This design comes from an exercise in tuning for small area and a short achievable clock period on the open sky130 flow, not from production work. In this exercise RTL edits were held to simulation tests only and were not proved equivalent to the original. The series may have gaps, and a smaller design here may also do less where the tests do not look.

--- flow/design.v: outline only ---
// module div: 88 lines
// module srt_sel: 15 lines
// module register: 9 lines
// module regfile: 41 lines
// module shifter: 25 lines
// module alu: 27 lines
// module addsub: 13 lines
// module logic_op: 10 lines
// module muldiv: 14 lines
// module mul: 1744 lines
// module timer: 75 lines
// module edge_detector: 13 lines
// module const_div: 15 lines
// module memory: 39 lines
// module gpio: 39 lines
// module mips: 65 lines
module mips (
	input clk,
	input rst_n,
	output [3:0] LEDR,
	output [31:0] imem_addr,
	input [31:0] imem_rdata,
	output dmem_we,
	output [6:0] dmem_addr,
	output [31:0] dmem_wdata,
	input [31:0] dmem_rdata,
	input [31:0] ioport_in,
	output [31:0] ioport_out,
	output [31:0] ioport_oe
);
  // ...
==> flow/run.sh <==
#!/bin/bash
# synth_recipe.tcl (not shown) runs the flow's synth.tcl, then flattens the netlist and writes it again
# the make line also repeats each setting of config.mk as NAME=value (left out here)
make -C /OpenROAD-flow-scripts/flow DESIGN_CONFIG=/design/flow/config.mk WORK_HOME=/design/flow/orfs CLKGATE_MAP_FILE= SYNTH_SCRIPT=/design/flow/synth_recipe.tcl finish
==> flow/config.mk <==
export PLATFORM = sky130hd
export DESIGN_NAME = mips
export DESIGN_NICKNAME = mips
export VERILOG_FILES = /design/flow/design.v
export SDC_FILE = /design/flow/constraint.sdc
export NUM_CORES = 4
export LEC_CHECK = 0
export CAP_MARGIN = 20
export CORE_MARGIN = 2
export CORE_UTILIZATION = 50
export PLACE_DENSITY = 0.62
export SLEW_MARGIN = 20
==> flow/constraint.sdc <==
create_clock -name core_clock -period 150.0 [get_ports {clk}]
set_input_delay 30.0000 -clock core_clock [delete_from_list [all_inputs] [get_ports {clk}]]
set_output_delay 30.0000 -clock core_clock [all_outputs]
set_load 0.01 [all_outputs]
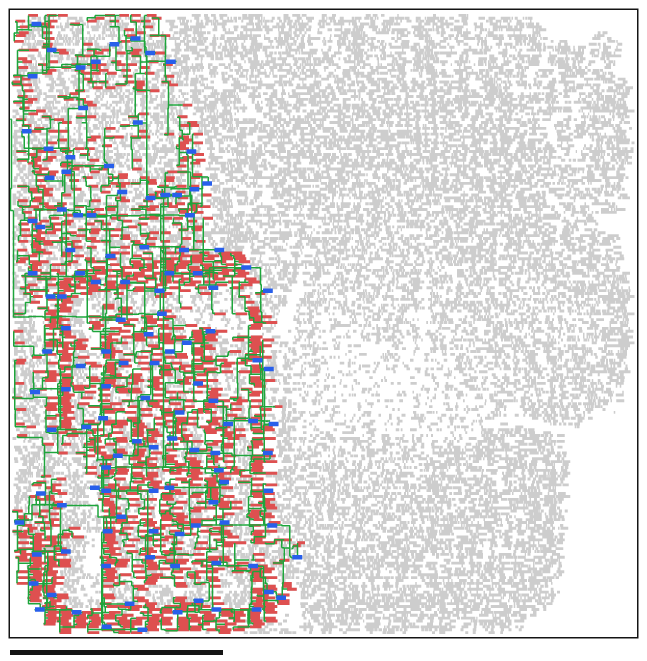
Run 1: clock distribution
Bar = 200 µm.
[flip-flops] red | count: 1444
[clock wires] green | length: 17400 µm
[cells driving clock nets] blue | count: 121
routed clock nets: 122

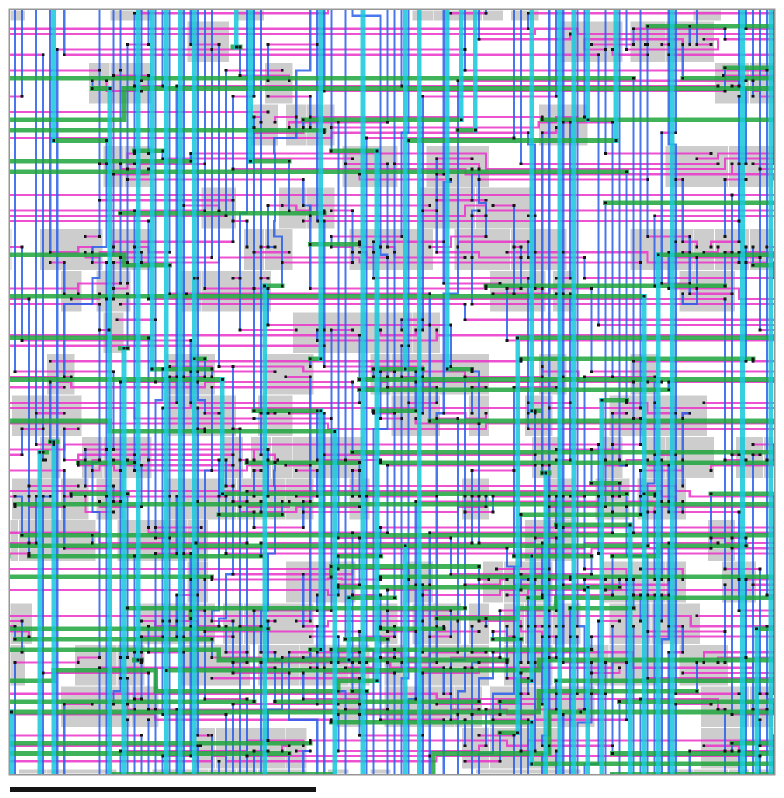
Run 1: zoomed window
Bar = 20 µm. Window x 269 to 319, y 152 to 202 µm. Cells in gray, sequential cells in the stronger gray; small squares are vias.
| layer | color |
|---|---|
| met4 | cyan |
| met3 | green |
| met2 | blue |
| met1 | magenta |
cells with their middle in the window: 139
sequential cells in the window: 0
most frequent: nand2_1 (23), a21oi_1 (17), ha_1 (16)

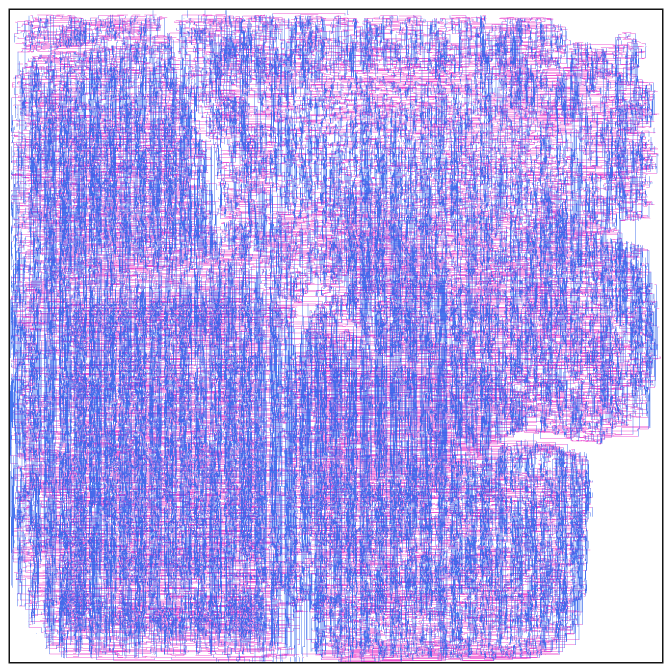
Run 1: signal wires by layer
Only two layers are drawn.
| layer | color | wire length |
|---|---|---|
| met2 | blue | 321 mm |
| met1 | magenta | 284 mm |

==> summary.txt, run 1 <==
drt drc 0; Final ANT Viol Nets 0; FP Rows 214; core area 339800 µm²; worst setup margin 37.70 ns; chip width 588.4 µm; final worst path period share 74.87%; CP Buf/Inv Count 42; # fillers 30564; root buffer cell clkbuf_16; met3 wire length 109100 µm; Final #Nets 20131; outcome no timing/DRC/antenna violations; sequential cell area fraction in the yosys report 24.05%; Total Routed Length 780000 µm; CP top delay family compound AO/OA/AOI/OAI gates; multi-input logic area 120300 µm²; Via-to-Cell Ratio 6.986; global-route wire length before repair 1103000 µm; Final setup viols 0; fraction of area in multi-input gates 65.33%; Clock Pin Slew Worst Setup and Hold Paths 0.07 ns; hold buffer count at CTS 0
--- run 2 (diff from run 1) ---
--- a/flow/design.v
+++ b/flow/design.v
@@ -7,2 +7,3 @@
 	wire [31:0] d = sb ? -b : b;
+	wire [31:0] d1 = b ^ {32{sb}};
 	wire [7:0] nz;                        
@@ -12,3 +13,3 @@
 		for (g = 0; g < 8; g = g + 1) begin : nib
-			wire [3:0] v = d[4*g+3:4*g];
+			wire [3:0] v = d1[4*g+3:4*g];
 			assign nz[g] = |v;
@@ -32,6 +33,9 @@
 	wire [1:0] lzn = nlz[2*nidx +: 2];
-	wire [4:0] s = {nsel, lzn};
-	wire [31:0] dsh = d << s;
-	wire [31:0] dn = {1'b1, dsh[30:0]};
-	wire [63:0] nn = {32'b0, n} << s;
+	wire [4:0] s1 = {nsel, lzn};          
+	wire pow = sb & (d1 == (32'hffffffff >> s1)) & (|d1);
+	wire [4:0] s = s1 - {4'b0, pow};
+	wire [31:0] dsh = d << s1;            
+	wire [31:0] dn = pow ? 32'h80000000 : {1'b1, dsh[30:0]};
+	wire [63:0] nn1 = {32'b0, n} << s1;
+	wire [63:0] nn = pow ? {1'b0, nn1[63:1]} : nn1;
 	logic [33:0] S [0:32];
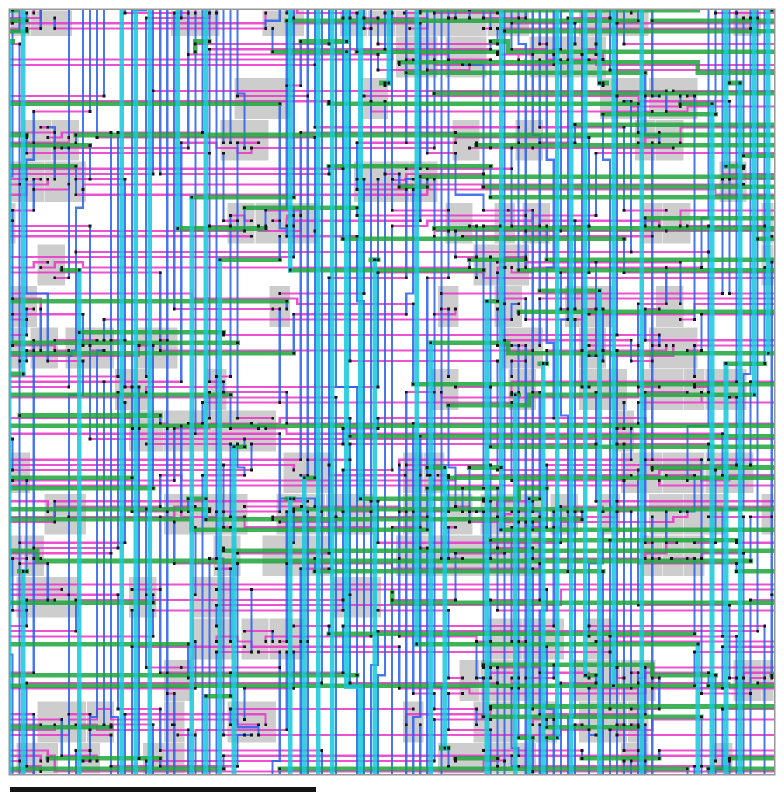
Run 2: zoomed window
Bar = 20 µm. Window x 271 to 321, y 153 to 203 µm. Cells in gray, sequential cells in the stronger gray; small squares are vias.
| layer | color |
|---|---|
| met3 | green |
| met4 | cyan |
| met1 | magenta |
| met2 | blue |
sequential cells in the window: 0
most frequent: a21oi_1 (19), o21ai_0 (17), buf_4 (13)
cells with their middle in the window: 128

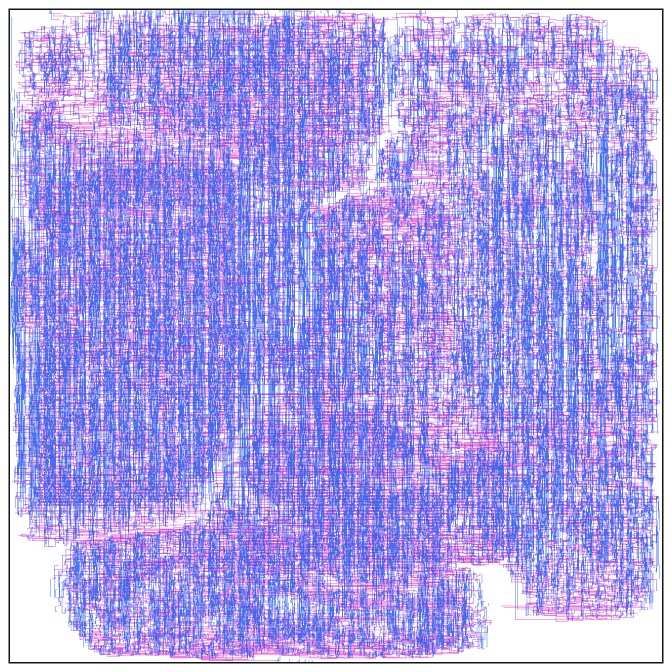
Run 2: signal wires by layer
Only two layers are drawn.
| layer | color | wire length |
|---|---|---|
| met2 | blue | 342 mm |
| met1 | magenta | 283 mm |

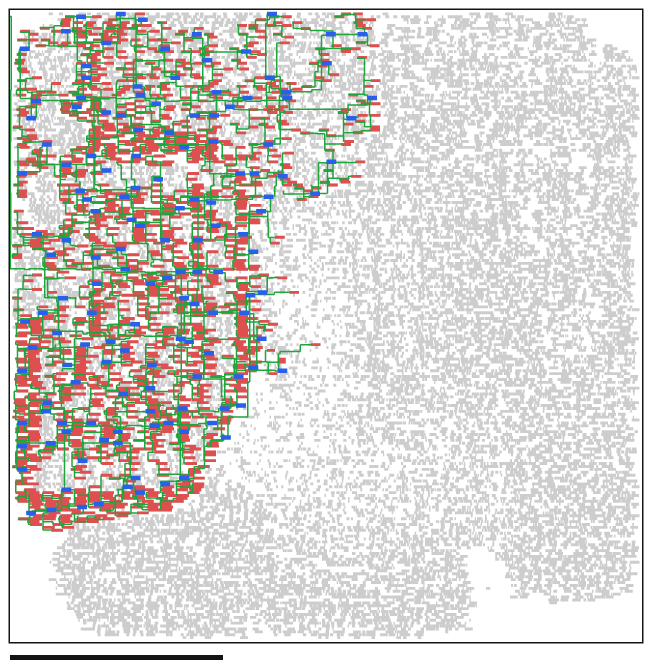
Run 2: clock distribution
Bar = 200 µm.
[cells driving clock nets] blue | count: 145
[clock wires] green | length: 17800 µm
[flip-flops] red | count: 1444
routed clock nets: 146

==> summary.txt, run 2 <==
# fillers 31278 (was 30564); First-pass DRT Iterations 17 (unchanged); MaxCap Viol Count 0 (unchanged); Total Routed Length 825800 µm (was 780000 µm); Total GRT Usage 46.37% (was 44.00%); core area 345400 µm² (was 339800 µm²); Final setup viols 0 (unchanged); vias 155984 (was 153481); multi-input logic area 122400 µm² (was 120300 µm²); hold buffer count at CTS 0 (unchanged); Rel. slew slack 11.89% (was 4.904%); leading area contributor after synthesis fa_1 (unchanged); chip width 592.5 µm (was 588.4 µm); CP top delay family compound AO/OA/AOI/OAI gates (unchanged); Layout Cells excl Fill 22389 (was 21970); FP Rows 216 (was 214); global-route wire length before repair 1156000 µm (was 1103000 µm); Final Hold Fails 0 (unchanged); Hold WS 0.3350 ns (was 0.3517 ns); Clock Pin Slew Worst Setup and Hold Paths 0.06 ns (was 0.07 ns); critical path capture point type flop (unchanged); outcome no timing/DRC/antenna violations (unchanged); Final ANT Viol Nets 0 (unchanged); sequential cell area fraction in the yosys report 23.72% (was 24.05%); grt ovf 0 (unchanged); final worst path period share 72.64% (was 74.87%); top cell type's share of synthesized area 19.11% (was 19.00%); Placement Cell Area 181900 µm² (was 179400 µm²); GRT Max-Usage Layer met2 (unchanged); multi-input gate count 13608 (was 13336); CP Buf/Inv Count 50 (was 42); clock skew 0.08668 ns (was 0.1316 ns); die area 351100 µm² (was 346300 µm²); Final #Nets 20522 (was 20131); Post-Synth XOR/XNOR Area 6.646% (was 6.744%); root buffer cell clkbuf_16 (unchanged); Layout clock area frac 2.720% (was 2.413%); WP data required 150.46 ns (was 150.42 ns); Via-to-Cell Ratio 6.967 (was 6.986); drt drc 0 (unchanged); fraction of area in multi-input gates 65.33% (about the same); worst setup margin 41.04 ns (was 37.70 ns); Synth Area in Simple Gates 9.630% (was 9.304%); met3 wire length 109800 µm (was 109100 µm); Post-Synthesis Cell Area 173200 µm² (was 170800 µm²); final core utilization 54.23% (was 54.18%); CTS tree built (unchanged); placer congestion estimate 1.094 (was 1.076)
--- run 3 (diff from run 2) ---
--- a/flow/design.v
+++ b/flow/design.v
@@ -7,3 +7,2 @@
 	wire [31:0] d = sb ? -b : b;
-	wire [31:0] d1 = b ^ {32{sb}};
 	wire [7:0] nz;                        
@@ -13,3 +12,3 @@
 		for (g = 0; g < 8; g = g + 1) begin : nib
-			wire [3:0] v = d1[4*g+3:4*g];
+			wire [3:0] v = d[4*g+3:4*g];
 			assign nz[g] = |v;
@@ -33,9 +32,6 @@
 	wire [1:0] lzn = nlz[2*nidx +: 2];
-	wire [4:0] s1 = {nsel, lzn};          
-	wire pow = sb & (d1 == (32'hffffffff >> s1)) & (|d1);
-	wire [4:0] s = s1 - {4'b0, pow};
-	wire [31:0] dsh = d << s1;            
-	wire [31:0] dn = pow ? 32'h80000000 : {1'b1, dsh[30:0]};
-	wire [63:0] nn1 = {32'b0, n} << s1;
-	wire [63:0] nn = pow ? {1'b0, nn1[63:1]} : nn1;
+	wire [4:0] s = {nsel, lzn};
+	wire [31:0] dsh = d << s;
+	wire [31:0] dn = {1'b1, dsh[30:0]};
+	wire [63:0] nn = {32'b0, n} << s;
 	logic [33:0] S [0:32];
@@ -88,5 +84,12 @@
 	wire [31:0] qy = qs ? qp : qn;
-	wire [31:0] h0 = qx + ~qy + 32'd1;
-	wire [31:0] h1 = qx + ~qy + {30'b0, qs, 1'b0};
-	assign q = bz ? 32'hffffffff : neg ? h1 : h0;
+	wire [23:0] u0 = qx[31:8] + ~qy[31:8];
+	wire [23:0] u1 = qx[31:8] + ~qy[31:8] + 24'd1;
+	wire [23:0] u2 = qx[31:8] + ~qy[31:8] + 24'd2;
+	wire [9:0] l0 = {2'b0, qx[7:0]} + {2'b0, ~qy[7:0]};
+	wire [9:0] l1 = {2'b0, qx[7:0]} + {2'b0, ~qy[7:0]} + 10'd1;
+	wire [9:0] l2 = {2'b0, qx[7:0]} + {2'b0, ~qy[7:0]} + 10'd2;
+	wire [31:0] q0 = {l0[8] ? u1 : u0, l0[7:0]};
+	wire [31:0] q1 = {l1[8] ? u1 : u0, l1[7:0]};
+	wire [31:0] q2 = {l2[9] ? u2 : l2[8] ? u1 : u0, l2[7:0]};
+	assign q = bz ? 32'hffffffff : neg ? (qs ? q2 : q0) : q1;
 	assign r = bz ? a : rsh[31:0];
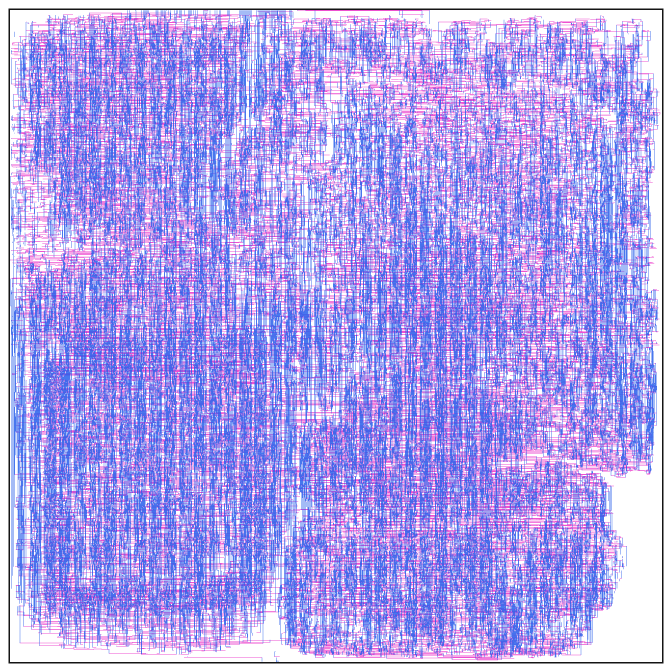
Run 3: signal wires by layer
Only two layers are drawn.
| layer | color | wire length |
|---|---|---|
| met2 | blue | 331 mm |
| met1 | magenta | 285 mm |

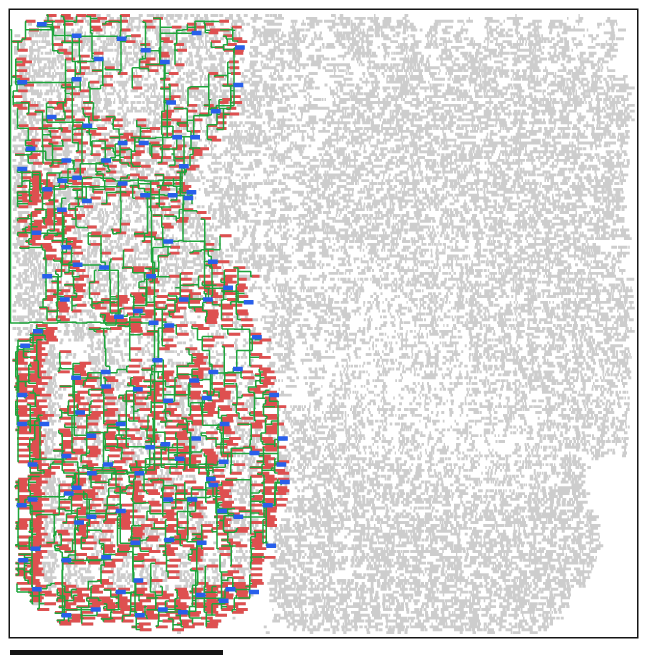
Run 3: clock distribution
Bar = 200 µm.
[clock wires] green | length: 17400 µm
[cells driving clock nets] blue | count: 120
[flip-flops] red | count: 1444
routed clock nets: 121

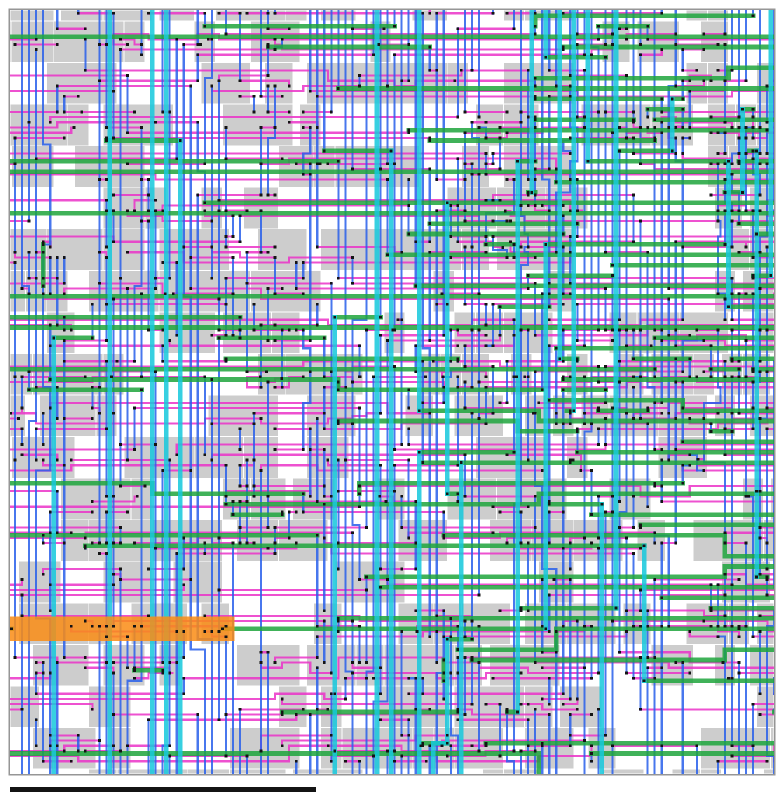
Run 3: zoomed window
Bar = 20 µm. Window x 269 to 319, y 152 to 202 µm. Cells in gray, sequential cells in the stronger gray; small squares are vias.
| layer | color |
|---|---|
| met4 | cyan |
| met5 | orange |
| met3 | green |
| met2 | blue |
| met1 | magenta |
sequential cells in the window: 0
most frequent: ha_1 (29), inv_1 (23), a21oi_1 (21)
cells with their middle in the window: 192

==> summary.txt, run 3 <==
outcome no timing/DRC/antenna violations (unchanged); multi-input gate count 13817 (was 13608); placer congestion estimate 1.071 (was 1.094); final core utilization 54.08% (was 54.23%); Via-to-Cell Ratio 6.931 (was 6.967); # fillers 30960 (was 31278); Placement Cell Area 179500 µm² (was 181900 µm²); Final setup viols 0 (unchanged); CP top delay family compound AO/OA/AOI/OAI gates (unchanged); Layout Cells excl Fill 22501 (was 22389); critical path capture point type flop (unchanged); top cell type's share of synthesized area 19.00% (was 19.11%); drt drc 0 (unchanged); MaxCap Viol Count 0 (unchanged); core area 340100 µm² (was 345400 µm²); Synth Area in Simple Gates 10.49% (was 9.630%); hold buffer count at CTS 0 (unchanged); Total Routed Length 805400 µm (was 825800 µm); Layout clock area frac 2.292% (was 2.720%); Rel. slew slack 15.99% (was 11.89%); fraction of area in multi-input gates 65.19% (was 65.33%); final worst path period share 74.40% (was 72.64%); clock skew 0.08639 ns (was 0.08668 ns); FP Rows 214 (was 216); Clock Pin Slew Worst Setup and Hold Paths 0.07 ns (was 0.06 ns); Post-Synthesis Cell Area 170900 µm² (was 173200 µm²); CP Buf/Inv Count 35 (was 50); Final #Nets 20657 (was 20522); First-pass DRT Iterations 12 (was 17); leading area contributor after synthesis fa_1 (unchanged); WP data required 150.44 ns (was 150.46 ns); grt ovf 0 (unchanged); Total GRT Usage 45.44% (was 46.37%); Final ANT Viol Nets 0 (unchanged); CTS tree built (unchanged); Hold WS 0.3421 ns (was 0.3350 ns)

port drivers added, routing unchanged:
The results above use ideal ports. As a check the final layouts listed here were re-extracted and re-timed, cells and wires unchanged. Step 1: set_driving_cell puts a clkbuf_16 on clk and a buf_2 on each other input, an assumption about the parent block. Step 2 also shifts input and output timing later by t, the mid clock arrival at the registers, as if the neighbouring blocks saw the same clock. Slacks: no drivers / after step 1 / after step 2; pairs: no drivers / after step 1.
| run | t, ns | setup WS [ns] | worst setup path at the end | clock arrival spread, ns | worst data-port slew with drivers (ns) |
|---|---|---|---|---|---|
| run 1 | 0.839 | 37.702 / 37.754 / 36.915 | input to register | 0.132 / 0.132 | 0.19 |
| run 2 | 0.922 | 41.043 / 41.100 / 40.178 | input to register | 0.086 / 0.087 | 0.36 |
| run 3 | 0.854 | 38.407 / 38.299 / 37.445 | input to register | 0.087 / 0.086 | 0.36 |
After both steps every run listed still meets setup and hold. The setup slack of run 3, which loses most, moves by -0.108 ns with the drivers and by -0.962 ns with both steps.
